Context: an optimization exercise on an open-source flow, tuned for small area. The choices shown serve that exercise and are no tape-out recipe. In this exercise RTL edits were held to simulation tests only and were not proved equivalent to the original. The series may have gaps, and a smaller design here may also do less where the tests do not look. No activity file was given, so power comes from the tool's default toggle rates.

**design/flow/config.mk**
```make
export PLATFORM = sky130hd
export DESIGN_NAME = top
export DESIGN_NICKNAME = top
export VERILOG_FILES = /design/flow/design.v
export SDC_FILE = /design/flow/constraint.sdc
export NUM_CORES = 4
export LEC_CHECK = 0
export CAP_MARGIN = 20
export CORE_MARGIN = 2
export CORE_UTILIZATION = 40
export SLEW_MARGIN = 20
```
**design/flow/constraint.sdc**
```tcl
create_clock -name core_clock -period 25.0 [get_ports {sysclk}]
set_input_delay 5.0000 -clock core_clock [delete_from_list [all_inputs] [get_ports {sysclk}]]
set_output_delay 5.0000 -clock core_clock [all_outputs]
set_load 0.01 [all_outputs]
```
**design/flow/design.v**
```verilog
module rtcClkDivider (
	input sys_clk,
	input rst,
	output tick_500Hz,  
	output tick_5s      
);
reg [10:0]counter1;
reg [128:0] counter2;
parameter KEYCHANGE_PERIOD = 5 ;   
localparam [128:0] ctrl = KEYCHANGE_PERIOD*10;
always @(posedge sys_clk) begin
	if (rst) begin
		counter1 <= 0;
		counter2 <= 0;
	end
	else begin
		if (counter1==999) begin
			counter1 <=counter1+1;
		end
		else if (counter1==1999) begin
			counter1 <=0;
		end
		else begin
			counter1<=counter1+1;
		end
		if (counter2==(ctrl/2-1)) begin
			counter2 <=counter2+1;
		end
		else if (counter2==(ctrl-1)) begin
			counter2 <=0;
		end
		else begin
			counter2 <=counter2+1;
		end
	end
end
assign tick_500Hz = !rst && (counter1==999) ;
assign tick_5s = !rst && (counter2==(ctrl/2-1)) ;
endmodule
module timekeeper (
	input clk,     
	input rst,
	input en,
	output[15:0] cur_time	
);
reg [15:0] ct;
always @(posedge clk) begin
	if (rst) begin
		ct <= 0;
	end
	else if (en) begin
		if (ct==16'b1111111111111111) begin
			ct<=0;
		end
		else begin
			ct<=ct+1;
		end
	end
end
assign cur_time =ct ;
endmodule
module hasher (
	input clk,     
	input rst,
	input en,
	input [15:0] cur_time,
	input [15:0] student_id,
	output [15:0] cur_hash	
);
reg [31:0] prev_hash;
reg [15:0] curhash;
always @(*) begin
	prev_hash=cur_hash;
	prev_hash=(cur_time^student_id)-prev_hash;
	prev_hash=prev_hash*prev_hash;
	prev_hash=prev_hash>>8;
	prev_hash=prev_hash & 16'b1111111111111111;
end
always @(posedge clk) begin
	if (rst) begin
		curhash <= 0;
	end
	else if (en) begin
		curhash <= prev_hash[15:0];
	end
end
assign cur_hash = curhash ;
endmodule
module buttonFsm (
	input clk,
	input rst,
	input en,
	input button,    
	output stateful_button
);
reg sb;
reg [1:0] state;
always @(posedge clk) begin
	if (rst) begin
		state <= 0;
	end
	else if (en) begin
	case(state)
	0:
	begin
		if (button) begin
			state <=3;
		end
		else begin
			state <=0;	
		end	
	end
	1:
	begin
		if (button) begin
			state <=2;
		end
		else begin
			state <=1;	
		end	
	end
	2:
	begin
		if (button) begin
			state <=2;
		end
		else begin
			state <=0;	
		end	
	end
	3:
	begin
		if (button) begin
			state <=3;
		end
		else begin
			state <=1;	
		end	
	end
	default: begin
	end
	endcase
	end
end
always @(state or button) begin
	sb=0;
	case(state)
	0:
	begin
		if (button) begin
			sb=1;
		end
		else begin
			sb=0;	
		end	
	end
	1:
	begin
		if (button) begin
			sb=0;
		end
		else begin
			sb=1;	
		end	
	end
	2:
	begin
		if (button) begin
			sb=0;
		end
		else begin
			sb=0;
		end	
	end
	3:
	begin
		if (button) begin
			sb=1;
		end
		else begin
			sb=1;
		end	
	end
	default:
	 begin
	end
	endcase
end
assign stateful_button = sb ;
endmodule
module b16toBCD (
	input [15:0] to_display,
	input enable,
	output [3:0] D5,	
	output [3:0] D4,	
	output [3:0] D3,	
	output [3:0] D2,	
	output [3:0] D1	
);
	reg [15:0] temp;
	reg [3:0] t5;	
	reg [3:0] t4;
	reg [3:0] t3;
	reg [3:0] t2;
	reg [3:0] t1;
	always @(enable or to_display) begin
		temp = to_display ;
		if (enable==0) begin
			t5 = 4'b1111 ;
			t4 = 4'b1111 ;
			t3 = 4'b1111 ;
			t2 = 4'b1111 ;
			t1 = 4'b1111 ;
		end	
		else begin
			t1 = temp % 10 ;
			temp =temp/10 ;
			t2 = temp % 10 ;
			temp =temp/10 ;
			t3 = temp % 10 ;
			temp =temp/10 ;
			t4 = temp % 10 ;
			temp =temp/10 ;
			t5 = temp % 10 ;
		end
	end
	assign D5 =t5 ;
	assign D4 = t4 ;
	assign D3 = t3 ;
	assign D2 =  t2;
	assign D1 = t1 ;
endmodule
module top (
	input sysclk,     
	input rst,        
	input button_in,
	input [15:0] student_id,
	output[3:0] D5_out,	
	output[3:0] D4_out,	
	output[3:0] D3_out,	
	output[3:0] D2_out,	
	output[3:0] D1_out		
);
wire tick500;
wire tick5s;
wire [15:0] curtime;
wire [15:0] curhash;
wire disp;
rtcClkDivider clkd(
	.sys_clk(sysclk),    
	.rst(rst),
	.tick_500Hz(tick500), 
	.tick_5s(tick5s)
	);
timekeeper timekep(
	.clk(sysclk),    
	.rst(rst),
	.en(tick5s),
	.cur_time(curtime)	
	);
hasher hs(
	.clk(sysclk),  
	.rst(rst),
	.en(tick5s),
	.cur_time(curtime),
	.student_id(student_id),
	.cur_hash(curhash)	
	);
buttonFsm button(
	.clk(sysclk),
	.rst(rst),
	.en(tick500),
	.button(button_in),    
	.stateful_button(disp)
	);
b16toBCD display(
	.to_display(curhash),
	.enable(disp),
	.D5(D5_out),	
	.D4(D4_out),
	.D3(D3_out),
	.D2(D2_out),
	.D1(D1_out)
	);
endmodule
```
**design/flow/run.sh**
```bash
#!/bin/bash
# synth_recipe.tcl (not shown) runs the flow's synth.tcl, then flattens the netlist and writes it again
# the make line also repeats each setting of config.mk as NAME=value (left out here)
make -C /OpenROAD-flow-scripts/flow DESIGN_CONFIG=/design/flow/config.mk WORK_HOME=/design/flow/orfs CLKGATE_MAP_FILE= SYNTH_SCRIPT=/design/flow/synth_recipe.tcl finish
```
==> metrics.csv, run 1 <==
stage;metric;value;unit
drt;Detailed Routing Iterations Pass 1;6;
yosys;instance count of the mapped netlist;3013;
outcome;status;complete, no violations;
clock_network;total setup buffers inserted after CTS;0;
timing;unrepaired setup endpoints after global routing;no;
pwr;Clk. pwr;266;uW
timing;post-route clock skew;0.02037;ns
yosys;most instantiated cells after synthesis;nor2_1, inv_1, nand2_1, fa_1, dfxtp_1;
yosys;mapped cell area;23190;sq um
placed_design;minimum setup slack after placement;3.556;ns
global_routing;global-route wire length before repair;107200;um
layout;number of non-filler instances in the completed layout;3757;
layout;commonest non-fill, non-tap cells in the layout;nor2_1, inv_1, nand2_1, fa_1, dfxtp_1;
global_routing;layer with the highest usage;met2;
layout;final instance area;24830;sq um
layout;leading cell category by total area;multi-input combinational cells;
layout;P&R area growth vs syn;7.034;%
layout;count of filler cells inserted in the layout;5790;
timing;setup total negative slack;0;ns
die;Die Wd;244.8;um
yosys;largest cells by area after synthesis;fa_1, dfxtp_1, nor2_1;
min_path;startpoint of the tightest hold check path;clkd.counter1[0];
timing;fraction of the cycle the final worst path needs;0.8881;
global_routing;initial antenna violation count;2;
layout;non-clock inverter count in the final layout;322;
timing;total of endpoints with negative setup slack in the final report;0;
die;Initial Util;0.4036;
pwr;fraction of power consumed by sequential logic;0.092;
placed_design;buffers added on ports;38;
die;area of the core region;57480;sq um
timing;transition time at the pin with the least slew margin;1.055;ns
global_routing;GRT Residual Overflow;0;
clock_network;Post-CTS Hold Buffers;0;
yosys;post-synthesis compound-gate area fraction;0.1880;
global_routing;largest net degree at the start of global routing;78;
yosys;proportion of synthesized chip area in sequential cells;0.1502;
yosys;flip-flop and latch count after synthesis;174;
timing;Final Max Tran Viols;0;
layout;Diodes inserted;0;
global_routing;Overall Global Routing Usage;0.2150;
drt;Met1 Routed Length;28680;um
pwr;part of the power in the clock network;0.088;
drt;Top Layer Used;met5;
clock_network;clk slew on worst S/H paths;0.08;ns
yosys;XOR/XNOR Fraction of Synth Area;0.09402;
run_1/congestion.png
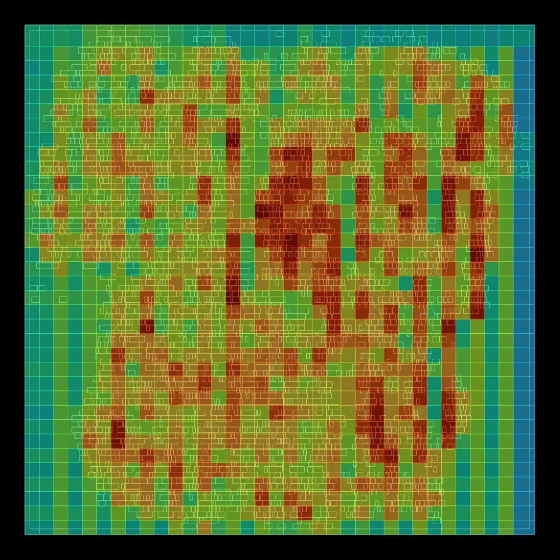
WL/cell: 16.98 um
met1 Resource Use GR: 0.2787

run_1/layer_met2.png
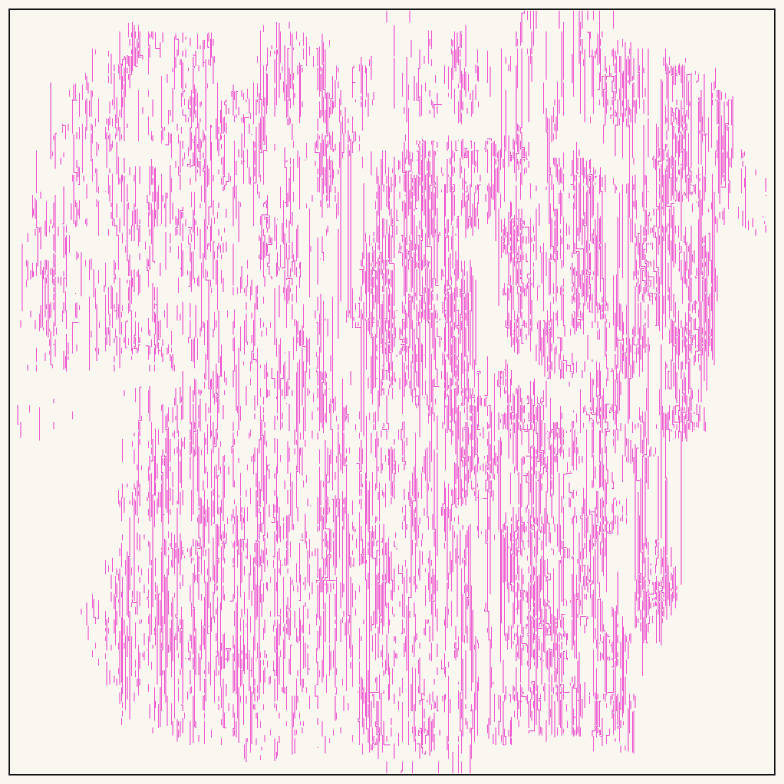
- nets with wire on the layer: 2837
- longest straight run: 76.8 um
- wire length on this layer: 31.3 mm
met2 Use GR: 0.3796
vias: 21350
total wirelength of the detailed-routed design: 63780 um

run_1/placement_by_type.png
The bar under the picture is 50 um long.
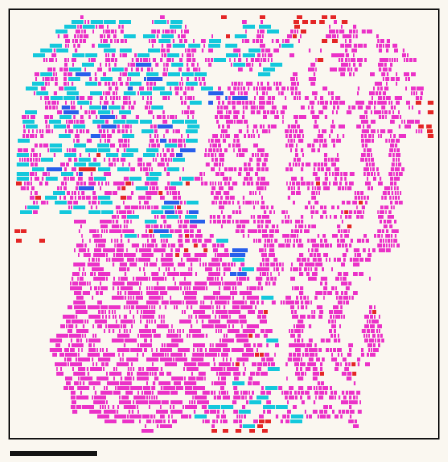
- blue: clock drivers and dummy loads (cells 32)
- magenta: combinational and other logic (cells 2721)
- red: other buffers and delay cells (cells 65)
- cyan: flops (cells 174)

run_1/flops_by_reg.png
Other sequential cells in the stronger gray, the rest of the logic in the fainter gray.
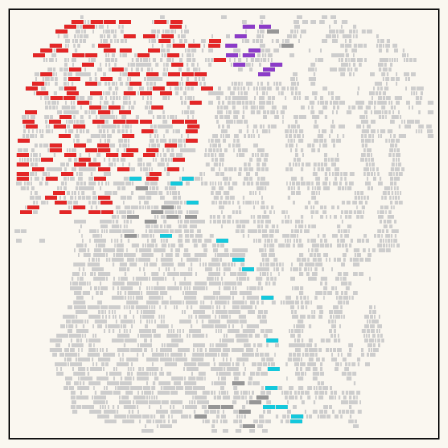
- purple: clkd.counter1 (sequential cells 11; where top middle)
- cyan: hs.curhash (sequential cells 16)
- red: clkd.counter2 (sequential cells 129; where top left)
P_seq: 278 uW
utilization of the core after routing: 0.4319

--- run 2 (changed files replaced; the others as in run 1) ---
==> design/flow/design.v <==
module rtcClkDivider (
	input rst,
	input [5:0] r,
	input [5:0] q,
	output [5:0] r_next,
	output [5:0] q_next,
	output tick_500Hz,  
	output tick_5s      
);
wire r_wrap = r[5] & r[4] & r[0];                   
wire q_wrap = r_wrap & q[5] & q[2] & q[1] & q[0];   
assign r_next = (rst | r_wrap) ? 6'd0 : r + 6'd1;
assign q_next = (rst | q_wrap) ? 6'd0 : q + {5'd0, r_wrap};
assign tick_500Hz = !rst && r_wrap && (q == 6'd19);
assign tick_5s = !rst && r[4] && r[3] && !r[2] && !r[1] && !r[0];  
endmodule
module timekeeper (
	input rst,
	input en,
	input [15:0] ct,
	output [15:0] ct_next
);
assign ct_next = rst ? 16'd0 : ct + {15'd0, en};
endmodule
module fa (input a, input b, input c, output s, output co);
	assign s = a ^ b ^ c;
	assign co = (a & b) | (a & c) | (b & c);
endmodule
module ha (input a, input b, output s, output co);
	assign s = a ^ b;
	assign co = a & b;
endmodule
module hasher (
	input [15:0] cur_time,
	input [15:0] student_id,
	input [15:0] h,
	output [15:0] nxt
);
wire [15:0] na = ~(cur_time ^ student_id);
wire s1, c2, s3, c4, s5, c6, s7, c8, s9, c10, s11, c12, s13, c14, s15, c16, s17, c18, s19, c20, s21, c22, s23, c24, s25, c26, s27, c28, s29, c30, s31, c32, c156, c158, s159, c160, c162, s163, c164, c166, s167, c168, s169, c170, c172, s173, c174, s175, c176, s177, c178, s179, c180, s181, c182, s183, c184, s185, c186, s187, c188, s189, c190, s191, c192, s193, c194, s195, c196, s197, c198, s199, c200, s201, c202, s203, c204, s205, c206, s207, c208, s209, c210, s211, c212, s213, c214, s215, c216, s217, c218, s219, c220, s221, c222, s223, c224, s225, c226, s227, c228, s229, c230, s231, c232, s233, c234, s235, c236, s237, c238, s239, c240, s241, c242, s243, c244, s245, c246, s247, c248, s249, c250, s251, c252, s253, c254, s255, c256, s257, c258, s259, c260, s261, c262, s263, c264, s265, c266, s267, c268, s269, c270, s271, c272, s273, c274, s275, c276, s277, c278, s279, c280, s281, c282, s283, c284, s285, c286, s287, c288, s289, c290, s291, c292, s293, c294, s295, c296, s297, c298, s299, c300, s301, c302, s303, c304, s305, c306, s307, c308, s309, c310, s311, c312, s313, c314, s315, c316, s317, c318, s319, c320, s321, c322, s323, c324, s325, c326, s327, c328, s329, c330, s331, c332, s333, c334, s335, c336, s337, c338, s339, c340, s341, c342, s343, c344, s345, c346, s347, c348, s349, c350, s351, c352, s353, c354;
wire p34 = ~(s3 | s1);
wire p35 = ~s5 & s3;
wire p36 = ~(s5 | s3);
wire p37 = ~s7 & s5;
wire p38 = ~(s7 | s5);
wire p39 = ~s9 & s7;
wire p40 = ~(s9 | s7);
wire p41 = ~s11 & s9;
wire p42 = ~(s11 | s9);
wire p43 = ~s13 & s11;
wire p44 = ~(s13 | s11);
wire p45 = ~s15 & s13;
wire p46 = ~(s15 | s13);
wire p47 = ~s17 & s15;
wire p48 = ~(s17 | s15);
wire p49 = ~s19 & s17;
wire p50 = ~(s19 | s17);
wire p51 = ~s21 & s19;
wire p52 = ~(s21 | s19);
wire p53 = ~s23 & s21;
wire p54 = ~(s23 | s21);
wire p55 = ~(s1 | s5);
wire p56 = ~(s1 | s7);
wire p57 = ~(s1 | s9);
wire p58 = ~(s1 | s11);
wire p59 = ~(s1 | s13);
wire p60 = ~(s1 | s15);
wire p61 = ~(s1 | s17);
wire p62 = ~(s1 | s19);
wire p63 = ~(s1 | s21);
wire p64 = ~(s1 | s23);
wire p65 = ~(s1 | s25);
wire p66 = ~(s1 | s27);
wire p67 = ~(s1 | s29);
wire p68 = ~(s1 | s31);
wire p69 = ~(s3 | s7);
wire p70 = ~(s3 | s9);
wire p71 = ~(s3 | s11);
wire p72 = ~(s3 | s13);
wire p73 = ~(s3 | s15);
wire p74 = ~(s3 | s17);
wire p75 = ~(s3 | s19);
wire p76 = ~(s3 | s21);
wire p77 = ~(s3 | s23);
wire p78 = ~(s3 | s25);
wire p79 = ~(s3 | s27);
wire p80 = ~(s3 | s29);
wire p81 = ~(s3 | s31);
wire p82 = ~(s5 | s9);
wire p83 = ~(s5 | s11);
wire p84 = ~(s5 | s13);
wire p85 = ~(s5 | s15);
wire p86 = ~(s5 | s17);
wire p87 = ~(s5 | s19);
wire p88 = ~(s5 | s21);
wire p89 = ~(s5 | s23);
wire p90 = ~(s5 | s25);
wire p91 = ~(s5 | s27);
wire p92 = ~(s5 | s29);
wire p93 = ~(s5 | s31);
wire p94 = ~(s7 | s11);
wire p95 = ~(s7 | s13);
wire p96 = ~(s7 | s15);
wire p97 = ~(s7 | s17);
wire p98 = ~(s7 | s19);
wire p99 = ~(s7 | s21);
wire p100 = ~(s7 | s23);
wire p101 = ~(s7 | s25);
wire p102 = ~(s7 | s27);
wire p103 = ~(s7 | s29);
wire p104 = ~(s7 | s31);
wire p105 = ~(s9 | s13);
wire p106 = ~(s9 | s15);
wire p107 = ~(s9 | s17);
wire p108 = ~(s9 | s19);
wire p109 = ~(s9 | s21);
wire p110 = ~(s9 | s23);
wire p111 = ~(s9 | s25);
wire p112 = ~(s9 | s27);
wire p113 = ~(s9 | s29);
wire p114 = ~(s9 | s31);
wire p115 = ~(s11 | s15);
wire p116 = ~(s11 | s17);
wire p117 = ~(s11 | s19);
wire p118 = ~(s11 | s21);
wire p119 = ~(s11 | s23);
wire p120 = ~(s11 | s25);
wire p121 = ~(s11 | s27);
wire p122 = ~(s11 | s29);
wire p123 = ~(s11 | s31);
wire p124 = ~(s13 | s17);
wire p125 = ~(s13 | s19);
wire p126 = ~(s13 | s21);
wire p127 = ~(s13 | s23);
wire p128 = ~(s13 | s25);
wire p129 = ~(s13 | s27);
wire p130 = ~(s13 | s29);
wire p131 = ~(s13 | s31);
wire p132 = ~(s15 | s19);
wire p133 = ~(s15 | s21);
wire p134 = ~(s15 | s23);
wire p135 = ~(s15 | s25);
wire p136 = ~(s15 | s27);
wire p137 = ~(s15 | s29);
wire p138 = ~(s15 | s31);
wire p139 = ~(s17 | s21);
wire p140 = ~(s17 | s23);
wire p141 = ~(s17 | s25);
wire p142 = ~(s17 | s27);
wire p143 = ~(s17 | s29);
wire p144 = ~(s19 | s23);
wire p145 = ~(s19 | s25);
wire p146 = ~(s19 | s27);
wire p147 = ~(s21 | s25);
wire p148 = c32 & s1;
wire p149 = c32 & s3;
wire p150 = c32 & s5;
wire p151 = c32 & s7;
wire p152 = c32 & s9;
wire p153 = c32 & s11;
wire p154 = c32 & s13;
wire x355 = p54 ^ p147;
wire x356 = x355 ^ p146;
wire x357 = x356 ^ p143;
wire x358 = c344 ^ p154;
wire x359 = x357 ^ p138;
wire x360 = c346 ^ x358;
wire x361 = x359 ^ c348;
wire x362 = x360 ^ x361;
wire x363 = c350 ^ x362;
wire x364 = x363 ^ c352;
wire x365 = x364 ^ c354;
ha u_s1 (.a(na[0]), .b(h[0]), .s(s1), .co(c2));
fa u_s3 (.a(na[1]), .b(h[1]), .c(c2), .s(s3), .co(c4));
fa u_s5 (.a(na[2]), .b(h[2]), .c(c4), .s(s5), .co(c6));
fa u_s7 (.a(na[3]), .b(h[3]), .c(c6), .s(s7), .co(c8));
fa u_s9 (.a(na[4]), .b(h[4]), .c(c8), .s(s9), .co(c10));
fa u_s11 (.a(na[5]), .b(h[5]), .c(c10), .s(s11), .co(c12));
fa u_s13 (.a(na[6]), .b(h[6]), .c(c12), .s(s13), .co(c14));
fa u_s15 (.a(na[7]), .b(h[7]), .c(c14), .s(s15), .co(c16));
fa u_s17 (.a(na[8]), .b(h[8]), .c(c16), .s(s17), .co(c18));
fa u_s19 (.a(na[9]), .b(h[9]), .c(c18), .s(s19), .co(c20));
fa u_s21 (.a(na[10]), .b(h[10]), .c(c20), .s(s21), .co(c22));
fa u_s23 (.a(na[11]), .b(h[11]), .c(c22), .s(s23), .co(c24));
fa u_s25 (.a(na[12]), .b(h[12]), .c(c24), .s(s25), .co(c26));
fa u_s27 (.a(na[13]), .b(h[13]), .c(c26), .s(s27), .co(c28));
fa u_s29 (.a(na[14]), .b(h[14]), .c(c28), .s(s29), .co(c30));
fa u_s31 (.a(na[15]), .b(h[15]), .c(c30), .s(s31), .co(c32));
assign c156 = p34 & p55;
assign c158 = (p35 & c156) | (p35 & p56) | (c156 & p56);
fa u_s159 (.a(p36), .b(p69), .c(p57), .s(s159), .co(c160));
assign c162 = c158 & s159;
fa u_s163 (.a(p37), .b(p70), .c(p58), .s(s163), .co(c164));
assign c166 = (c160 & c162) | (c160 & s163) | (c162 & s163);
fa u_s167 (.a(p38), .b(p82), .c(p71), .s(s167), .co(c168));
fa u_s169 (.a(p59), .b(c164), .c(s167), .s(s169), .co(c170));
assign c172 = c166 & s169;
fa u_s173 (.a(p39), .b(p83), .c(p72), .s(s173), .co(c174));
fa u_s175 (.a(c168), .b(p60), .c(c170), .s(s175), .co(c176));
fa u_s177 (.a(s173), .b(c172), .c(s175), .s(s177), .co(c178));
fa u_s179 (.a(p40), .b(p94), .c(p84), .s(s179), .co(c180));
fa u_s181 (.a(p73), .b(c174), .c(s179), .s(s181), .co(c182));
fa u_s183 (.a(p61), .b(c176), .c(s181), .s(s183), .co(c184));
ha u_s185 (.a(c178), .b(s183), .s(s185), .co(c186));
fa u_s187 (.a(p41), .b(p95), .c(p85), .s(s187), .co(c188));
fa u_s189 (.a(c180), .b(p74), .c(c182), .s(s189), .co(c190));
fa u_s191 (.a(s187), .b(p62), .c(c184), .s(s191), .co(c192));
fa u_s193 (.a(s189), .b(c186), .c(s191), .s(s193), .co(c194));
fa u_s195 (.a(p42), .b(p105), .c(p96), .s(s195), .co(c196));
fa u_s197 (.a(p86), .b(c188), .c(s195), .s(s197), .co(c198));
fa u_s199 (.a(p75), .b(c190), .c(s197), .s(s199), .co(c200));
fa u_s201 (.a(p63), .b(c192), .c(s199), .s(s201), .co(c202));
ha u_s203 (.a(c194), .b(s201), .s(s203), .co(c204));
fa u_s205 (.a(p43), .b(p106), .c(p97), .s(s205), .co(c206));
fa u_s207 (.a(c196), .b(p87), .c(c198), .s(s207), .co(c208));
fa u_s209 (.a(s205), .b(p76), .c(c200), .s(s209), .co(c210));
fa u_s211 (.a(s207), .b(p64), .c(c202), .s(s211), .co(c212));
fa u_s213 (.a(s209), .b(c204), .c(s211), .s(s213), .co(c214));
fa u_s215 (.a(p44), .b(p115), .c(p107), .s(s215), .co(c216));
fa u_s217 (.a(p98), .b(c206), .c(s215), .s(s217), .co(c218));
fa u_s219 (.a(p88), .b(c208), .c(s217), .s(s219), .co(c220));
fa u_s221 (.a(p77), .b(c210), .c(p65), .s(s221), .co(c222));
fa u_s223 (.a(s219), .b(c212), .c(s221), .s(s223), .co(c224));
ha u_s225 (.a(c214), .b(s223), .s(s225), .co(c226));
fa u_s227 (.a(p45), .b(p116), .c(p108), .s(s227), .co(c228));
fa u_s229 (.a(c216), .b(p99), .c(c218), .s(s229), .co(c230));
fa u_s231 (.a(s227), .b(p89), .c(c220), .s(s231), .co(c232));
fa u_s233 (.a(s229), .b(p78), .c(p66), .s(s233), .co(c234));
fa u_s235 (.a(c222), .b(s231), .c(c224), .s(s235), .co(c236));
fa u_s237 (.a(s233), .b(c226), .c(s235), .s(s237), .co(c238));
fa u_s239 (.a(p46), .b(p124), .c(p117), .s(s239), .co(c240));
fa u_s241 (.a(p109), .b(c228), .c(s239), .s(s241), .co(c242));
fa u_s243 (.a(p100), .b(c230), .c(s241), .s(s243), .co(c244));
fa u_s245 (.a(p90), .b(c232), .c(p79), .s(s245), .co(c246));
fa u_s247 (.a(s243), .b(p67), .c(c234), .s(s247), .co(c248));
fa u_s249 (.a(s245), .b(c236), .c(s247), .s(s249), .co(c250));
ha u_s251 (.a(c238), .b(s249), .s(s251), .co(c252));
fa u_s253 (.a(p47), .b(p125), .c(p118), .s(s253), .co(c254));
fa u_s255 (.a(c240), .b(p110), .c(c242), .s(s255), .co(c256));
fa u_s257 (.a(s253), .b(p101), .c(c244), .s(s257), .co(c258));
fa u_s259 (.a(s255), .b(p91), .c(p80), .s(s259), .co(c260));
fa u_s261 (.a(c246), .b(s257), .c(p68), .s(s261), .co(c262));
fa u_s263 (.a(c248), .b(s259), .c(c250), .s(s263), .co(c264));
fa u_s265 (.a(s261), .b(c252), .c(s263), .s(s265), .co(c266));
fa u_s267 (.a(p48), .b(p132), .c(p126), .s(s267), .co(c268));
fa u_s269 (.a(p119), .b(c254), .c(s267), .s(s269), .co(c270));
fa u_s271 (.a(p111), .b(c256), .c(s269), .s(s271), .co(c272));
fa u_s273 (.a(p102), .b(c258), .c(p92), .s(s273), .co(c274));
fa u_s275 (.a(c32), .b(s271), .c(p148), .s(s275), .co(c276));
fa u_s277 (.a(p81), .b(c260), .c(s273), .s(s277), .co(c278));
fa u_s279 (.a(c262), .b(s275), .c(s277), .s(s279), .co(c280));
fa u_s281 (.a(c264), .b(s279), .c(c266), .s(s281), .co(c282));
fa u_s283 (.a(p49), .b(p133), .c(p127), .s(s283), .co(c284));
fa u_s285 (.a(c268), .b(p120), .c(c270), .s(s285), .co(c286));
fa u_s287 (.a(s283), .b(p112), .c(c272), .s(s287), .co(c288));
fa u_s289 (.a(s285), .b(p103), .c(p149), .s(s289), .co(c290));
fa u_s291 (.a(p93), .b(c274), .c(s287), .s(s291), .co(c292));
fa u_s293 (.a(c276), .b(s289), .c(c278), .s(s293), .co(c294));
fa u_s295 (.a(s291), .b(c280), .c(s293), .s(s295), .co(c296));
ha u_s297 (.a(s295), .b(c282), .s(s297), .co(c298));
fa u_s299 (.a(p50), .b(p139), .c(p134), .s(s299), .co(c300));
fa u_s301 (.a(p128), .b(c284), .c(s299), .s(s301), .co(c302));
fa u_s303 (.a(p121), .b(c286), .c(s301), .s(s303), .co(c304));
fa u_s305 (.a(p113), .b(p150), .c(c288), .s(s305), .co(c306));
fa u_s307 (.a(p104), .b(s303), .c(c290), .s(s307), .co(c308));
fa u_s309 (.a(c292), .b(s305), .c(s307), .s(s309), .co(c310));
fa u_s311 (.a(c294), .b(s309), .c(c296), .s(s311), .co(c312));
ha u_s313 (.a(s311), .b(c298), .s(s313), .co(c314));
fa u_s315 (.a(p51), .b(p140), .c(p135), .s(s315), .co(c316));
fa u_s317 (.a(c300), .b(p129), .c(c302), .s(s317), .co(c318));
fa u_s319 (.a(s315), .b(p122), .c(p151), .s(s319), .co(c320));
fa u_s321 (.a(c304), .b(s317), .c(p114), .s(s321), .co(c322));
fa u_s323 (.a(c306), .b(s319), .c(s321), .s(s323), .co(c324));
fa u_s325 (.a(c308), .b(s323), .c(c310), .s(s325), .co(c326));
fa u_s327 (.a(s325), .b(c312), .c(c314), .s(s327), .co(c328));
fa u_s329 (.a(p52), .b(p144), .c(p141), .s(s329), .co(c330));
fa u_s331 (.a(p136), .b(c316), .c(s329), .s(s331), .co(c332));
fa u_s333 (.a(p130), .b(c318), .c(p152), .s(s333), .co(c334));
fa u_s335 (.a(s331), .b(p123), .c(c320), .s(s335), .co(c336));
fa u_s337 (.a(c322), .b(s333), .c(s335), .s(s337), .co(c338));
fa u_s339 (.a(c324), .b(s337), .c(c326), .s(s339), .co(c340));
ha u_s341 (.a(s339), .b(c328), .s(s341), .co(c342));
fa u_s343 (.a(p53), .b(p145), .c(p142), .s(s343), .co(c344));
fa u_s345 (.a(c330), .b(p137), .c(c332), .s(s345), .co(c346));
fa u_s347 (.a(s343), .b(p153), .c(p131), .s(s347), .co(c348));
fa u_s349 (.a(c334), .b(s345), .c(s347), .s(s349), .co(c350));
fa u_s351 (.a(c336), .b(s349), .c(c338), .s(s351), .co(c352));
fa u_s353 (.a(s351), .b(c340), .c(c342), .s(s353), .co(c354));
assign nxt = {x365, s353, s341, s327, s313, s297, s281, s265, s251, s237, s225, s213, s203, s193, s185, s177};
endmodule
module buttonFsm (
	input rst,
	input en,
	input button,
	input [1:0] state,
	output reg [1:0] state_next,
	output stateful_button
);
always @(*) begin
	if (rst) state_next = 2'd0;
	else if (!en) state_next = state;
	else begin
		case (state)
		2'd0: state_next = button ? 2'd3 : 2'd0;
		2'd1: state_next = button ? 2'd2 : 2'd1;
		2'd2: state_next = button ? 2'd2 : 2'd0;
		default: state_next = button ? 2'd3 : 2'd1;
		endcase
	end
end
assign stateful_button = (state == 2'd0 && button) || (state == 2'd1 && !button) || state == 2'd3;
endmodule
module add3 (input [3:0] d, output [3:0] q);
	assign q[3] = d[3] | (d[2] & (d[1] | d[0]));
	assign q[2] = (d[2] & ~d[1] & ~d[0]) | (d[3] & d[0]);
	assign q[1] = (d[1] & ~d[2]) | (d[1] & d[0]) | (d[3] & ~d[0]);
	assign q[0] = (d[0] & ~d[2] & ~d[3]) | (~d[0] & (d[3] | (d[2] & d[1])));
endmodule
module add3s (input [2:0] d, output [3:0] q);
	assign q[3] = d[2] & (d[1] | d[0]);
	assign q[2] = d[2] & ~d[1] & ~d[0];
	assign q[1] = (d[1] & ~d[2]) | (d[1] & d[0]);
	assign q[0] = (d[0] & ~d[2]) | (~d[0] & d[2] & d[1]);
endmodule
module b16toBCD (
	input [15:0] to_display,
	input enable,
	output [3:0] D5,
	output [3:0] D4,
	output [3:0] D3,
	output [3:0] D2,
	output [3:0] D1
);
wire b4, b3, b2, b1, b8, b7, b6, b5, b12, b11, b10, b9, b16, b15, b14, b13, b20, b19, b18, b17, b24, b23, b22, b21, b28, b27, b26, b25, b32, b31, b30, b29, b36, b35, b34, b33, b40, b39, b38, b37, b44, b43, b42, b41, b48, b47, b46, b45, b52, b51, b50, b49, b56, b55, b54, b53, b60, b59, b58, b57, b64, b63, b62, b61, b68, b67, b66, b65, b72, b71, b70, b69, b76, b75, b74, b73, b80, b79, b78, b77, b84, b83, b82, b81, b88, b87, b86, b85, b92, b91, b90, b89, b96, b95, b94, b93, b100, b99, b98, b97, b104, b103, b102, b101, b108, b107, b106, b105, b112, b111, b110, b109, b116, b115, b114, b113, b120, b119, b118, b117, b124, b123, b122, b121, b128, b127, b126, b125, b132, b131, b130, b129;
add3s u_b1 (.d({to_display[15], to_display[14], to_display[13]}), .q({b4, b3, b2, b1}));
add3 u_b5 (.d({b3, b2, b1, to_display[12]}), .q({b8, b7, b6, b5}));
add3 u_b9 (.d({b7, b6, b5, to_display[11]}), .q({b12, b11, b10, b9}));
add3 u_b13 (.d({b11, b10, b9, to_display[10]}), .q({b16, b15, b14, b13}));
add3s u_b17 (.d({b4, b8, b12}), .q({b20, b19, b18, b17}));
add3 u_b21 (.d({b15, b14, b13, to_display[9]}), .q({b24, b23, b22, b21}));
add3 u_b25 (.d({b19, b18, b17, b16}), .q({b28, b27, b26, b25}));
add3 u_b29 (.d({b23, b22, b21, to_display[8]}), .q({b32, b31, b30, b29}));
add3 u_b33 (.d({b27, b26, b25, b24}), .q({b36, b35, b34, b33}));
add3 u_b37 (.d({b31, b30, b29, to_display[7]}), .q({b40, b39, b38, b37}));
add3 u_b41 (.d({b35, b34, b33, b32}), .q({b44, b43, b42, b41}));
add3s u_b45 (.d({b20, b28, b36}), .q({b48, b47, b46, b45}));
add3 u_b49 (.d({b39, b38, b37, to_display[6]}), .q({b52, b51, b50, b49}));
add3 u_b53 (.d({b43, b42, b41, b40}), .q({b56, b55, b54, b53}));
add3 u_b57 (.d({b47, b46, b45, b44}), .q({b60, b59, b58, b57}));
add3 u_b61 (.d({b51, b50, b49, to_display[5]}), .q({b64, b63, b62, b61}));
add3 u_b65 (.d({b55, b54, b53, b52}), .q({b68, b67, b66, b65}));
add3 u_b69 (.d({b59, b58, b57, b56}), .q({b72, b71, b70, b69}));
add3 u_b73 (.d({b63, b62, b61, to_display[4]}), .q({b76, b75, b74, b73}));
add3 u_b77 (.d({b67, b66, b65, b64}), .q({b80, b79, b78, b77}));
add3 u_b81 (.d({b71, b70, b69, b68}), .q({b84, b83, b82, b81}));
add3 u_b85 (.d({b75, b74, b73, to_display[3]}), .q({b88, b87, b86, b85}));
add3 u_b89 (.d({b79, b78, b77, b76}), .q({b92, b91, b90, b89}));
add3 u_b93 (.d({b83, b82, b81, b80}), .q({b96, b95, b94, b93}));
add3 u_b97 (.d({b48, b60, b72, b84}), .q({b100, b99, b98, b97}));
add3 u_b101 (.d({b87, b86, b85, to_display[2]}), .q({b104, b103, b102, b101}));
add3 u_b105 (.d({b91, b90, b89, b88}), .q({b108, b107, b106, b105}));
add3 u_b109 (.d({b95, b94, b93, b92}), .q({b112, b111, b110, b109}));
add3 u_b113 (.d({b99, b98, b97, b96}), .q({b116, b115, b114, b113}));
add3 u_b117 (.d({b103, b102, b101, to_display[1]}), .q({b120, b119, b118, b117}));
add3 u_b121 (.d({b107, b106, b105, b104}), .q({b124, b123, b122, b121}));
add3 u_b125 (.d({b111, b110, b109, b108}), .q({b128, b127, b126, b125}));
add3 u_b129 (.d({b115, b114, b113, b112}), .q({b132, b131, b130, b129}));
assign D1 = enable ? {b119, b118, b117, to_display[0]} : 4'hF;
assign D2 = enable ? {b123, b122, b121, b120} : 4'hF;
assign D3 = enable ? {b127, b126, b125, b124} : 4'hF;
assign D4 = enable ? {b131, b130, b129, b128} : 4'hF;
assign D5 = enable ? {1'b0, b100, b116, b132} : 4'hF;
endmodule
module top (
	input sysclk,     
	input rst,        
	input button_in,
	input [15:0] student_id,
	output [3:0] D5_out,
	output [3:0] D4_out,
	output [3:0] D3_out,
	output [3:0] D2_out,
	output [3:0] D1_out
);
reg [5:0] r;         
reg [5:0] q;         
reg [15:0] curtime;
reg [15:0] curhash;
reg [1:0] state;
wire tick500;
wire tick5s;
wire [5:0] r_next, q_next;
wire [15:0] time_next;
wire [15:0] hash_next;
wire [1:0] state_next;
wire disp;
rtcClkDivider clkd (
	.rst(rst), .r(r), .q(q), .r_next(r_next), .q_next(q_next),
	.tick_500Hz(tick500), .tick_5s(tick5s)
);
timekeeper timekep (
	.rst(rst), .en(tick5s), .ct(curtime), .ct_next(time_next)
);
hasher hs (
	.cur_time(curtime), .student_id(student_id), .h(curhash), .nxt(hash_next)
);
buttonFsm button (
	.rst(rst), .en(tick500), .button(button_in), .state(state),
	.state_next(state_next), .stateful_button(disp)
);
wire hold = ~(tick5s | rst);
always @(posedge sysclk) begin
	r <= r_next;
	q <= q_next;
	curtime <= time_next;
	curhash <= (hash_next & {16{tick5s}}) | (curhash & {16{hold}});
	state <= state_next;
end
b16toBCD display (
	.to_display(curhash),
	.enable(disp),
	.D5(D5_out),
	.D4(D4_out),
	.D3(D3_out),
	.D2(D2_out),
	.D1(D1_out)
);
endmodule
==> design/flow/config.mk <==
export PLATFORM = sky130hd
export DESIGN_NAME = top
export DESIGN_NICKNAME = top
export VERILOG_FILES = /design/flow/design.v
export SDC_FILE = /design/flow/constraint.sdc
export NUM_CORES = 4
export LEC_CHECK = 0
export ABC_AREA = 1
export CAP_MARGIN = 20
export CORE_MARGIN = 2
export CORE_UTILIZATION = 40
export SLEW_MARGIN = 20
export SYNTH_HIERARCHICAL = 1
run_2/flops_by_reg.png
Other sequential cells in the stronger gray, the rest of the logic in the fainter gray.
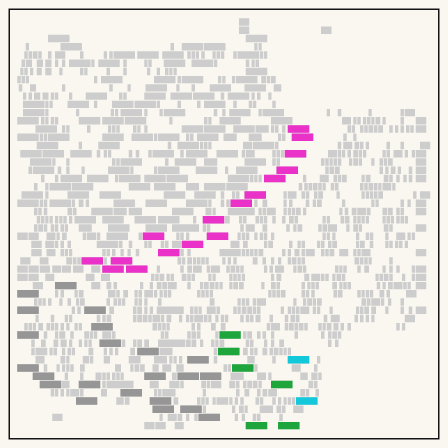
- magenta: curhash (sequential cells 16; where middle)
- cyan: state (sequential cells 2)
- green: q (sequential cells 6; where bottom middle)
Seq/total area: 0.1141
P_seq: 74.1 uW
utilization of the core after routing: 0.4345
FF/Latch Area: 920.9 sq um

run_2/layer_met2.png
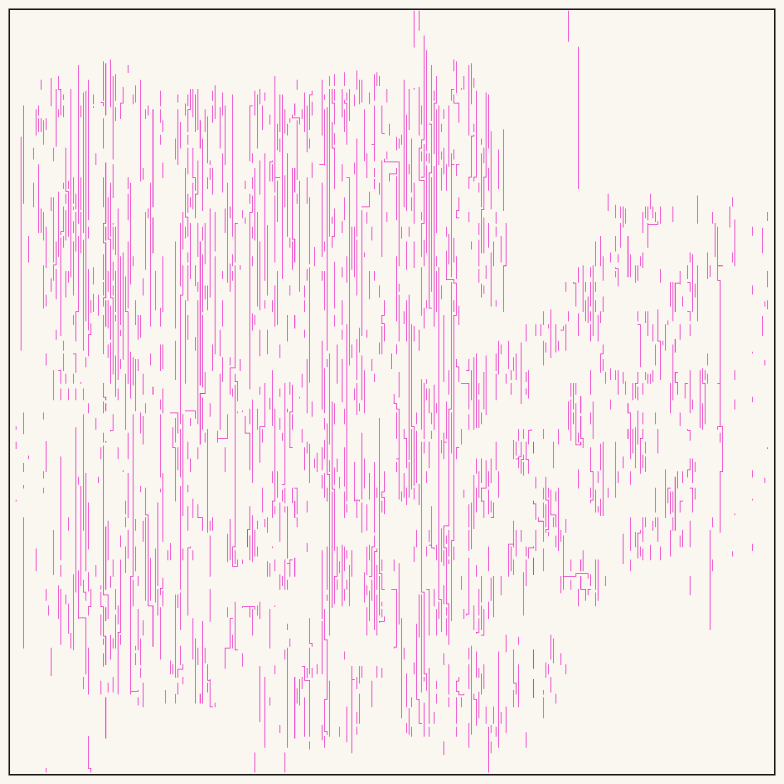
- share of all routed wire: 49%
- nets with wire on the layer: 973
vias: 6495
total wirelength of the detailed-routed design: 15900 um
met2 Use GR: 0.3058

run_2/layout.png
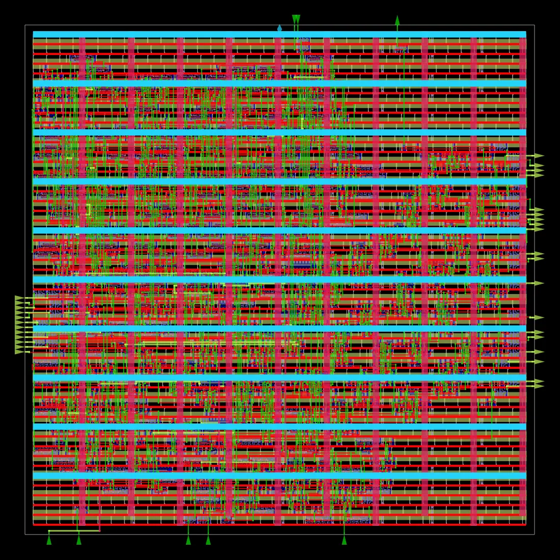
final instance area: 8073 sq um
die outline height: 141.3 um
Core Rows: 50
number of non-filler instances in the completed layout: 1385

run_2/placement_by_type.png
The bar under the picture is 50 um long.
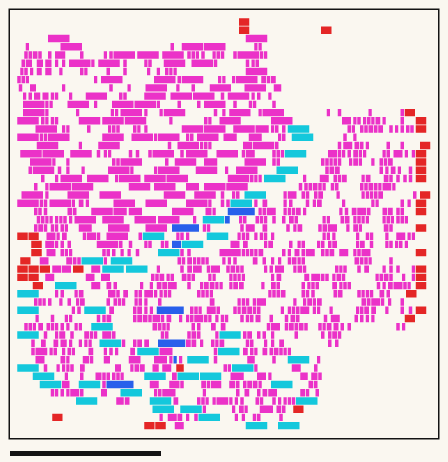
- blue: clock drivers and dummy loads (cells 8)
- magenta: combinational and other logic (cells 1058)
- cyan: flops (cells 46)
- red: other buffers and delay cells (cells 39)
area of the core region: 18580 sq um

==> run 2 against run 1 <==
Count of clock-buffer cells in the layout fell by 12. Combinational power is 93% lower. Via count down 70%. Utilization up 0.25 points. Clock power fell by 75%. Sequential cell count shrank 128. Power is 90% lower. Global-route usage decreased by 4.7 points. Worst setup slack improved by 6.4 ns. First-iteration DRC count fell by 85%. Register-to-register slack improved by 0.60 ns.
==> metrics.csv, run 2 <==
stage;metric;value;unit
global_routing;layer with the highest usage;met2;
layout;count of filler cells inserted in the layout;1944;
drt;antenna viol nets, final;0;
timing;transition time at the pin with the least slew margin;0.8398;ns
drt;Met1 Routed Length;7433;um
yosys;XOR/XNOR Fraction of Synth Area;0.02671;
global_routing;number of global-route vias before repair;6147;
global_routing;largest net degree at the start of global routing;21;
clock_network;Post-CTS Hold Buffers;0;
drt;WL/cell;11.48;um
global_routing;global-route wire length before repair;27810;um
drt;Detailed Routing Iterations Pass 1;4;
outcome;status;complete, no violations;
timing;unrepaired setup endpoints after global routing;no;
yosys;largest cells by area after synthesis;fa_1, nand2_1, dfxtp_1;
pwr;part of the power in the clock network;0.219;
yosys;flip-flop and latch count after synthesis;46;
drt;Vias per Instance;4.690;
layout;non-clock inverter count in the final layout;176;
yosys;post-synthesis compound-gate area fraction;0.09456;
layout;leading cell category by total area;multi-input combinational cells;
pwr;Clk. pwr;66.2;uW
drt;Top Layer Used;met4;
timing;post-route clock skew;0.005964;ns
timing;Final Max Tran Viols;0;
yosys;proportion of synthesized chip area in sequential cells;0.1221;
layout;fraction of final layout cells with drive strength greater than 1;0.1147;
clock_network;clk slew on worst S/H paths;0.07;ns
layout;P&R area growth vs syn;7.034;%
timing;total of endpoints with negative setup slack in the final report;0;
yosys;most instantiated cells after synthesis;nand2_1, nor2_1, inv_1, fa_1, inv_2;
min_path;startpoint of the tightest hold check path;r[5];
layout;Diodes inserted;0;
placed_design;minimum setup slack after placement;8.899;ns
setup_path;source of the worst register-to-register timing path;curtime[0];
timing;Max transition margin;0.4395;
setup_path;cell type of the slowest stage on the worst timing path;fa_1;
die;Initial Util;0.4059;
global_routing;met1 Resource Use GR;0.2130;
setup_path;capture point of the worst path;curhash[15];
die;num ports;39;
placed_design;buffers added on ports;38;
layout;commonest non-fill, non-tap cells in the layout;nand2_1, nor2_1, inv_1, fa_1, inv_2;
pwr;fraction of power consumed by sequential logic;0.245;
setup_path;maximum single-stage delay on the critical path;0.86;ns
yosys;instance count of the mapped netlist;1149;
global_routing;Overall Global Routing Usage;0.1683;
placed_design;Post-Place Cell Area;7930;sq um
die;Die Wd;141.3;um
global_routing;initial antenna violation count;0;
drt;met3 WL post-DR;438;um
setup_path;arrival time of the worst setup path;15.96;ns
yosys;mapped cell area;7542;sq um
timing;final critical delay including setup and external delays;15.77;ns
timing;fraction of the cycle the final worst path needs;0.6309;
clock_network;total setup buffers inserted after CTS;0;
global_routing;GRT Residual Overflow;0;
## Run 3: what changed since run 2
--- a/design/flow/design.v
+++ b/design/flow/design.v
@@ -9,7 +9,32 @@
 );
-wire r_wrap = r[5] & r[4] & r[0];                   
-wire q_wrap = r_wrap & q[5] & q[2] & q[1] & q[0];   
-assign r_next = (rst | r_wrap) ? 6'd0 : r + 6'd1;
-assign q_next = (rst | q_wrap) ? 6'd0 : q + {5'd0, r_wrap};
-assign tick_500Hz = !rst && r_wrap && (q == 6'd19);
+wire wrap_n = ~(r[5] & r[4] & r[0]);                  
+wire r_clr = rst | ~wrap_n;
+wire q_clr = rst | (~wrap_n & q[5] & q[2] & q[1] & q[0]);   
+wire [5:0] rx, qx;    
+wire [6:0] rc, qc;    
+g_nor2 ur0 (.a(r_clr), .b(r[0]), .y(r_next[0]));
+assign rc[1] = r[0];
+genvar i;
+generate for (i = 1; i < 6; i = i + 1) begin : gr
+	if (i % 2 == 1) begin : odd
+		g_xnor2 ux (.a(r[i]), .b(rc[i]), .y(rx[i]));
+		if (i < 5) g_nand2 uc (.a(rc[i]), .b(r[i]), .y(rc[i+1]));
+	end else begin : even
+		g_xor2 ux (.a(r[i]), .b(rc[i]), .y(rx[i]));
+		if (i < 5) g_nor2b uc (.a(rc[i]), .b_n(r[i]), .y(rc[i+1]));
+	end
+	g_nor2 ur (.a(r_clr), .b(rx[i]), .y(r_next[i]));
+end endgenerate
+assign qc[0] = wrap_n;
+generate for (i = 0; i < 6; i = i + 1) begin : gq
+	if (i % 2 == 0) begin : even
+		g_xor2 ux (.a(q[i]), .b(qc[i]), .y(qx[i]));
+		if (i < 5) g_nor2b uc (.a(qc[i]), .b_n(q[i]), .y(qc[i+1]));
+	end else begin : odd
+		g_xnor2 ux (.a(q[i]), .b(qc[i]), .y(qx[i]));
+		if (i < 5) g_nand2 uc (.a(qc[i]), .b(q[i]), .y(qc[i+1]));
+	end
+	g_nor2 ur (.a(q_clr), .b(qx[i]), .y(q_next[i]));
+end endgenerate
+assign tick_500Hz = !rst && !wrap_n && q[4] && !q[3] && !q[2] && q[1] && q[0];  
 assign tick_5s = !rst && r[4] && r[3] && !r[2] && !r[1] && !r[0];  
@@ -22,3 +47,16 @@
 );
-assign ct_next = rst ? 16'd0 : ct + {15'd0, en};
+wire [16:0] c;    
+wire [15:0] xn;   
+assign c[0] = en;
+genvar i;
+generate for (i = 0; i < 16; i = i + 1) begin : g
+	if (i % 2 == 0) begin : even
+		g_xnor2 ux (.a(ct[i]), .b(c[i]), .y(xn[i]));
+		if (i < 15) g_nand2 uc (.a(c[i]), .b(ct[i]), .y(c[i+1]));
+	end else begin : odd
+		g_xor2 ux (.a(ct[i]), .b(c[i]), .y(xn[i]));
+		if (i < 15) g_nor2b uc (.a(c[i]), .b_n(ct[i]), .y(c[i+1]));
+	end
+	g_nor2 ur (.a(rst), .b(xn[i]), .y(ct_next[i]));
+end endgenerate
 endmodule
@@ -313,12 +351,42 @@
 module add3 (input [3:0] d, output [3:0] q);
-	assign q[3] = d[3] | (d[2] & (d[1] | d[0]));
-	assign q[2] = (d[2] & ~d[1] & ~d[0]) | (d[3] & d[0]);
-	assign q[1] = (d[1] & ~d[2]) | (d[1] & d[0]) | (d[3] & ~d[0]);
-	assign q[0] = (d[0] & ~d[2] & ~d[3]) | (~d[0] & (d[3] | (d[2] & d[1])));
+	wire h1, m, f, n01;
+	g_a21oi u1 (.a1(d[2]), .a2(d[1]), .b1(d[3]), .y(h1));
+	g_nand2 u2 (.a(d[2]), .b(d[0]), .y(m));
+	g_nand2 u3 (.a(h1), .b(m), .y(q[3]));
+	g_nor2 u4 (.a(d[0]), .b(h1), .y(f));
+	g_xor2 u5 (.a(d[1]), .b(f), .y(q[1]));
+	g_xor2 u6 (.a(d[0]), .b(q[3]), .y(q[0]));
+	g_nor2 u7 (.a(d[1]), .b(d[0]), .y(n01));
+	g_a22o u8 (.a1(d[2]), .a2(n01), .b1(d[3]), .b2(d[0]), .y(q[2]));
 endmodule
 module add3s (input [2:0] d, output [3:0] q);
-	assign q[3] = d[2] & (d[1] | d[0]);
-	assign q[2] = d[2] & ~d[1] & ~d[0];
-	assign q[1] = (d[1] & ~d[2]) | (d[1] & d[0]);
-	assign q[0] = (d[0] & ~d[2]) | (~d[0] & d[2] & d[1]);
+	wire h1, m, f;
+	g_nand2 u1 (.a(d[2]), .b(d[1]), .y(h1));
+	g_nand2 u2 (.a(d[2]), .b(d[0]), .y(m));
+	g_nand2 u3 (.a(h1), .b(m), .y(q[3]));
+	g_nor2 u4 (.a(d[0]), .b(h1), .y(f));
+	g_xor2 u5 (.a(d[1]), .b(f), .y(q[1]));
+	g_xor2 u6 (.a(d[0]), .b(q[3]), .y(q[0]));
+	g_nor3b u7 (.a(d[1]), .b(d[0]), .c_n(d[2]), .y(q[2]));
+endmodule
+module add3n (input [3:0] d, output [3:0] qn);
+	wire h1, m, f, n01;
+	g_a21oi u1 (.a1(d[2]), .a2(d[1]), .b1(d[3]), .y(h1));
+	g_nand2 u2 (.a(d[2]), .b(d[0]), .y(m));
+	g_and2 u3 (.a(h1), .b(m), .y(qn[3]));
+	g_nor2 u4 (.a(d[0]), .b(h1), .y(f));
+	g_xnor2 u5 (.a(d[1]), .b(f), .y(qn[1]));
+	g_xor2 u6 (.a(d[0]), .b(qn[3]), .y(qn[0]));
+	g_nor2 u7 (.a(d[1]), .b(d[0]), .y(n01));
+	g_a22oi u8 (.a1(d[2]), .a2(n01), .b1(d[3]), .b2(d[0]), .y(qn[2]));
+endmodule
+module add3sn (input [2:0] d, output [3:0] qn);
+	wire h1, m, f;
+	g_nand2 u1 (.a(d[2]), .b(d[1]), .y(h1));
+	g_nand2 u2 (.a(d[2]), .b(d[0]), .y(m));
+	g_and2 u3 (.a(h1), .b(m), .y(qn[3]));
+	g_nor2 u4 (.a(d[0]), .b(h1), .y(f));
+	g_xnor2 u5 (.a(d[1]), .b(f), .y(qn[1]));
+	g_xor2 u6 (.a(d[0]), .b(qn[3]), .y(qn[0]));
+	g_or3b u7 (.a(d[1]), .b(d[0]), .c_n(d[2]), .y(qn[2]));
 endmodule
@@ -363,11 +431,26 @@
 add3 u_b113 (.d({b99, b98, b97, b96}), .q({b116, b115, b114, b113}));
-add3 u_b117 (.d({b103, b102, b101, to_display[1]}), .q({b120, b119, b118, b117}));
-add3 u_b121 (.d({b107, b106, b105, b104}), .q({b124, b123, b122, b121}));
-add3 u_b125 (.d({b111, b110, b109, b108}), .q({b128, b127, b126, b125}));
-add3 u_b129 (.d({b115, b114, b113, b112}), .q({b132, b131, b130, b129}));
-assign D1 = enable ? {b119, b118, b117, to_display[0]} : 4'hF;
-assign D2 = enable ? {b123, b122, b121, b120} : 4'hF;
-assign D3 = enable ? {b127, b126, b125, b124} : 4'hF;
-assign D4 = enable ? {b131, b130, b129, b128} : 4'hF;
-assign D5 = enable ? {1'b0, b100, b116, b132} : 4'hF;
+add3n u_b117 (.d({b103, b102, b101, to_display[1]}), .qn({b120, b119, b118, b117}));
+add3n u_b121 (.d({b107, b106, b105, b104}), .qn({b124, b123, b122, b121}));
+add3n u_b125 (.d({b111, b110, b109, b108}), .qn({b128, b127, b126, b125}));
+add3n u_b129 (.d({b115, b114, b113, b112}), .qn({b132, b131, b130, b129}));
+assign D1[0] = ~(~to_display[0] & enable);
+assign D1[1] = ~(b117 & enable);
+assign D1[2] = ~(b118 & enable);
+assign D1[3] = ~(b119 & enable);
+assign D2[0] = ~(b120 & enable);
+assign D2[1] = ~(b121 & enable);
+assign D2[2] = ~(b122 & enable);
+assign D2[3] = ~(b123 & enable);
+assign D3[0] = ~(b124 & enable);
+assign D3[1] = ~(b125 & enable);
+assign D3[2] = ~(b126 & enable);
+assign D3[3] = ~(b127 & enable);
+assign D4[0] = ~(b128 & enable);
+assign D4[1] = ~(b129 & enable);
+assign D4[2] = ~(b130 & enable);
+assign D4[3] = ~(b131 & enable);
+assign D5[0] = ~(b132 & enable);
+assign D5[1] = ~(~b116 & enable);
+assign D5[2] = ~(~b100 & enable);
+assign D5[3] = ~enable;
 endmodule
@@ -410,3 +493,9 @@
 );
-wire hold = ~(tick5s | rst);
+wire hold;
+wire [15:0] hash_d;
+g_nor2 uhold (.a(tick5s), .b(rst), .y(hold));
+genvar i;
+generate for (i = 0; i < 16; i = i + 1) begin : gh
+	g_a22o um (.a1(hash_next[i]), .a2(tick5s), .b1(curhash[i]), .b2(hold), .y(hash_d[i]));
+end endgenerate
 always @(posedge sysclk) begin
@@ -415,3 +504,3 @@
 	curtime <= time_next;
-	curhash <= (hash_next & {16{tick5s}}) | (curhash & {16{hold}});
+	curhash <= hash_d;
 	state <= state_next;
@@ -428 +517,12 @@
 endmodule
+module g_nand2 (input a, input b, output y); assign y = ~(a & b); endmodule
+module g_nor2 (input a, input b, output y); assign y = ~(a | b); endmodule
+module g_nor2b (input a, input b_n, output y); assign y = ~a & b_n; endmodule
+module g_and2 (input a, input b, output y); assign y = a & b; endmodule
+module g_xor2 (input a, input b, output y); assign y = a ^ b; endmodule
+module g_xnor2 (input a, input b, output y); assign y = ~(a ^ b); endmodule
+module g_a21oi (input a1, input a2, input b1, output y); assign y = ~((a1 & a2) | b1); endmodule
+module g_a22o (input a1, input a2, input b1, input b2, output y); assign y = (a1 & a2) | (b1 & b2); endmodule
+module g_a22oi (input a1, input a2, input b1, input b2, output y); assign y = ~((a1 & a2) | (b1 & b2)); endmodule
+module g_nor3b (input a, input b, input c_n, output y); assign y = ~(a | b | ~c_n); endmodule
+module g_or3b (input a, input b, input c_n, output y); assign y = a | b | ~c_n; endmodule
--- a/design/flow/config.mk
+++ b/design/flow/config.mk
@@ -7,3 +7,4 @@
 export LEC_CHECK = 0
-export ABC_AREA = 1
+export ABC_AREA = 0
+export ABC_CLOCK_PERIOD_IN_PS = 25000
 export CAP_MARGIN = 20
run_3/congestion.png
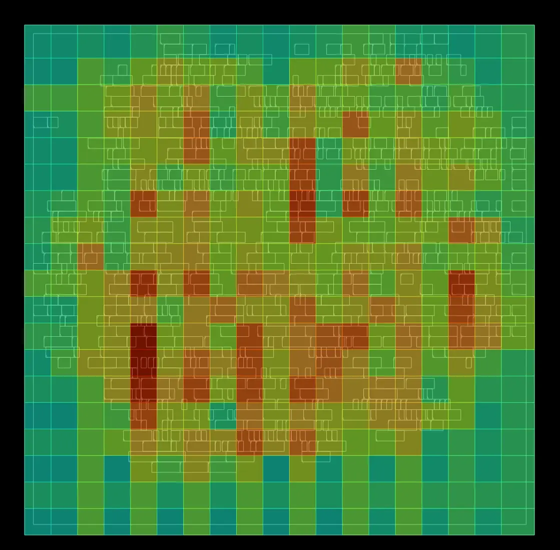
met1 Resource Use GR: 0.1949
WL/cell: 12.63 um
Overall Global Routing Usage: 0.1533
met2 Use GR: 0.2824
met3 Use GR: 0.02184

run_3/layer_met2.png
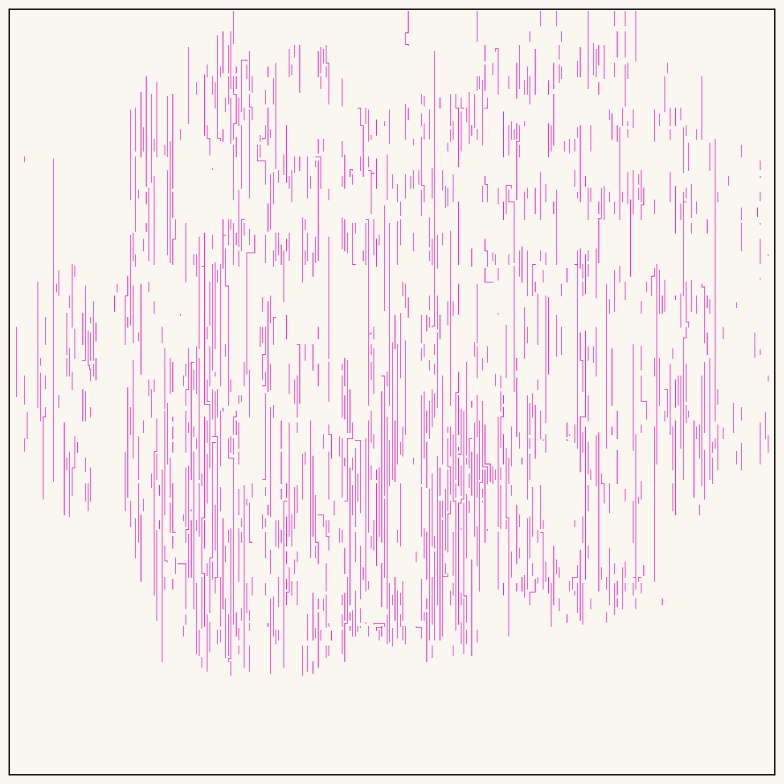
- main direction: vertical
- wire length on this layer: 6350 um
vias: 4701
total wirelength of the detailed-routed design: 12190 um

run_3/flops_by_reg.png
Other sequential cells in the stronger gray, the rest of the logic in the fainter gray.
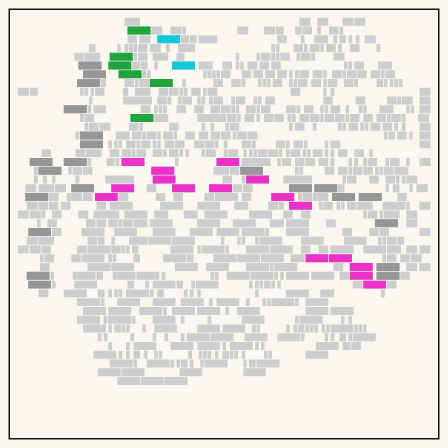
- magenta: curhash (sequential cells 16)
- cyan: state (sequential cells 2)
- green: q (sequential cells 6)

run_3/layout.png
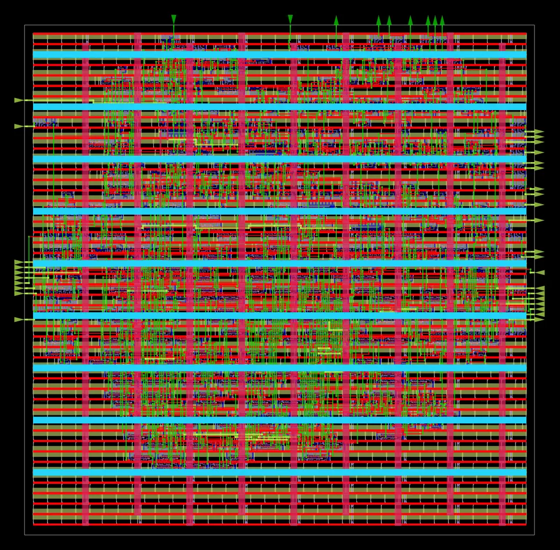
area of the die: 17640 sq um
number of non-filler instances in the completed layout: 965
Core Rows: 47
die outline height: 132.8 um
final instance area: 7232 sq um

==> run 3 against run 2 <==
Count of clock-buffer cells in the layout fell by 1. Die area fell by 12%. Still clean. Area after synthesis fell by 12%. Sequential share of layout area rose by 1.3 points. Register-to-register slack got worse by 0.38 ns. Critical path depth fell by 7. Cell area fell by 10%. Utilization rose by 0.63 points. Highest routed layer unchanged.
==> metrics.csv, run 3 <==
stage;metric;value;unit
global_routing;initial antenna violation count;0;
yosys;XOR/XNOR Fraction of Synth Area;0.1615;
setup_path;maximum single-stage delay on the critical path;0.80;ns
layout;Diodes inserted;0;
die;Die Wd;132.8;um
timing;total of endpoints with negative setup slack in the final report;0;
timing;fraction of the cycle the final worst path needs;0.6464;
global_routing;number of global-route vias before repair;4938;
layout;Seq/total area;0.1273;
setup_path;source of the worst register-to-register timing path;curtime[0];
pwr;Clk. pwr;64.6;uW
yosys;flip-flop and latch count after synthesis;46;
timing;transition time at the pin with the least slew margin;0.8114;ns
timing;setup total negative slack;0;ns
setup_path;capture point of the worst path;curhash[15];
setup_path;cell type of the slowest stage on the worst timing path;fa_1;
drt;antenna viol nets, final;0;
global_routing;largest net degree at the start of global routing;25;
timing;unrepaired setup endpoints after global routing;no;
pwr;fraction of power consumed by sequential logic;0.248;
clock_network;total setup buffers inserted after CTS;0;
setup_path;arrival time of the worst setup path;16.34;ns
yosys;mapped cell area;6638;sq um
drt;Vias per Instance;4.872;
yosys;post-synthesis compound-gate area fraction;0.1061;
die;num ports;39;
layout;utilization of the core after routing;0.4408;
outcome;status;complete, no violations;
timing;final critical delay including setup and external delays;16.16;ns
timing;post-route clock skew;0.006707;ns
layout;count of filler cells inserted in the layout;1549;
pwr;part of the power in the clock network;0.216;
drt;Detailed Routing Iterations Pass 1;4;
drt;met3 WL post-DR;315;um
yosys;most instantiated cells after synthesis;nor2_1, fa_1, nand2_1, xor2_1, dfxtp_1;
clock_network;clk slew on worst S/H paths;0.06;ns
global_routing;GRT Residual Overflow;0;

## Gallery

Routed metal per tile.
Plate I
The bar under the picture is 50 um long. 28 x 28 tiles, from black (low) to pale yellow (high), scaled to the fullest tile. Values are wire area over tile area, all layers added.
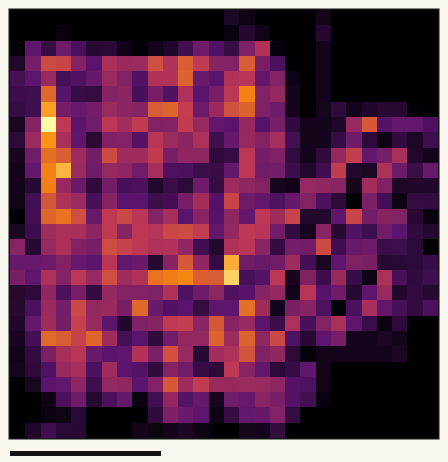
Plate II
The bar under the picture is 50 um long. 24 x 24 tiles, from black (low) to pale yellow (high), scaled to the fullest tile. Values are wire area over tile area, all layers added.
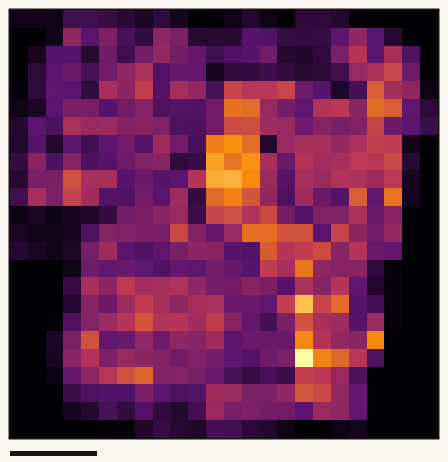
Plate III
The bar under the picture is 50 um long. 27 x 27 tiles, from black (low) to pale yellow (high), scaled to the fullest tile. Values are wire area over tile area, all layers added.
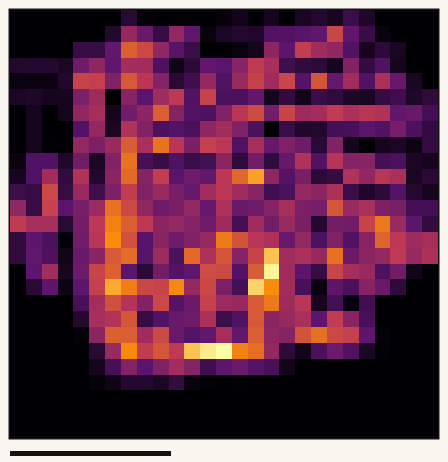
- run 2 = Plate I
- run 3 = Plate III
- run 1 = Plate II
- largest die: Plate II

-- port drivers added, routing unchanged --
The results above use ideal ports. As a check the final layouts listed here were re-extracted and re-timed, cells and wires unchanged.
Step 1 assumes that a clkbuf_16 drives the clock port and a buf_2 every other input.
Step 2 adds t to the input delays and takes it off the output delays; t is the mean of the earliest and latest rising clock arrival at the registers after step 1. Input paths then give back, and output paths get back, about the clock's delay inside the block.
Slacks: no drivers / after step 1 / after step 2; pairs: no drivers / after step 1.
| run | shift t [ns] | slack for setup (ns) | hold WS [ns] | latest minus earliest clock arrival (ns) | cell pins on the clock port's net |
|---|---|---|---|---|---|
| run 1 | 0.496 | 2.798 / 2.742 / 3.238 | 0.448 / 0.448 / 0.448 | 0.021 / 0.020 | 1 |
| run 2 | 0.322 | 9.227 / 9.243 / 8.921 | 0.470 / 0.470 / 0.470 | 0.006 / 0.006 | 1 |
| run 3 | 0.318 | 8.840 / 8.843 / 8.526 | 0.505 / 0.505 / 0.505 | 0.006 / 0.007 | 1 |
After both steps setup and hold are still met in every run listed. The setup slack of run 3, which loses most, moves by +0.003 ns with the drivers and by -0.314 ns with both steps.
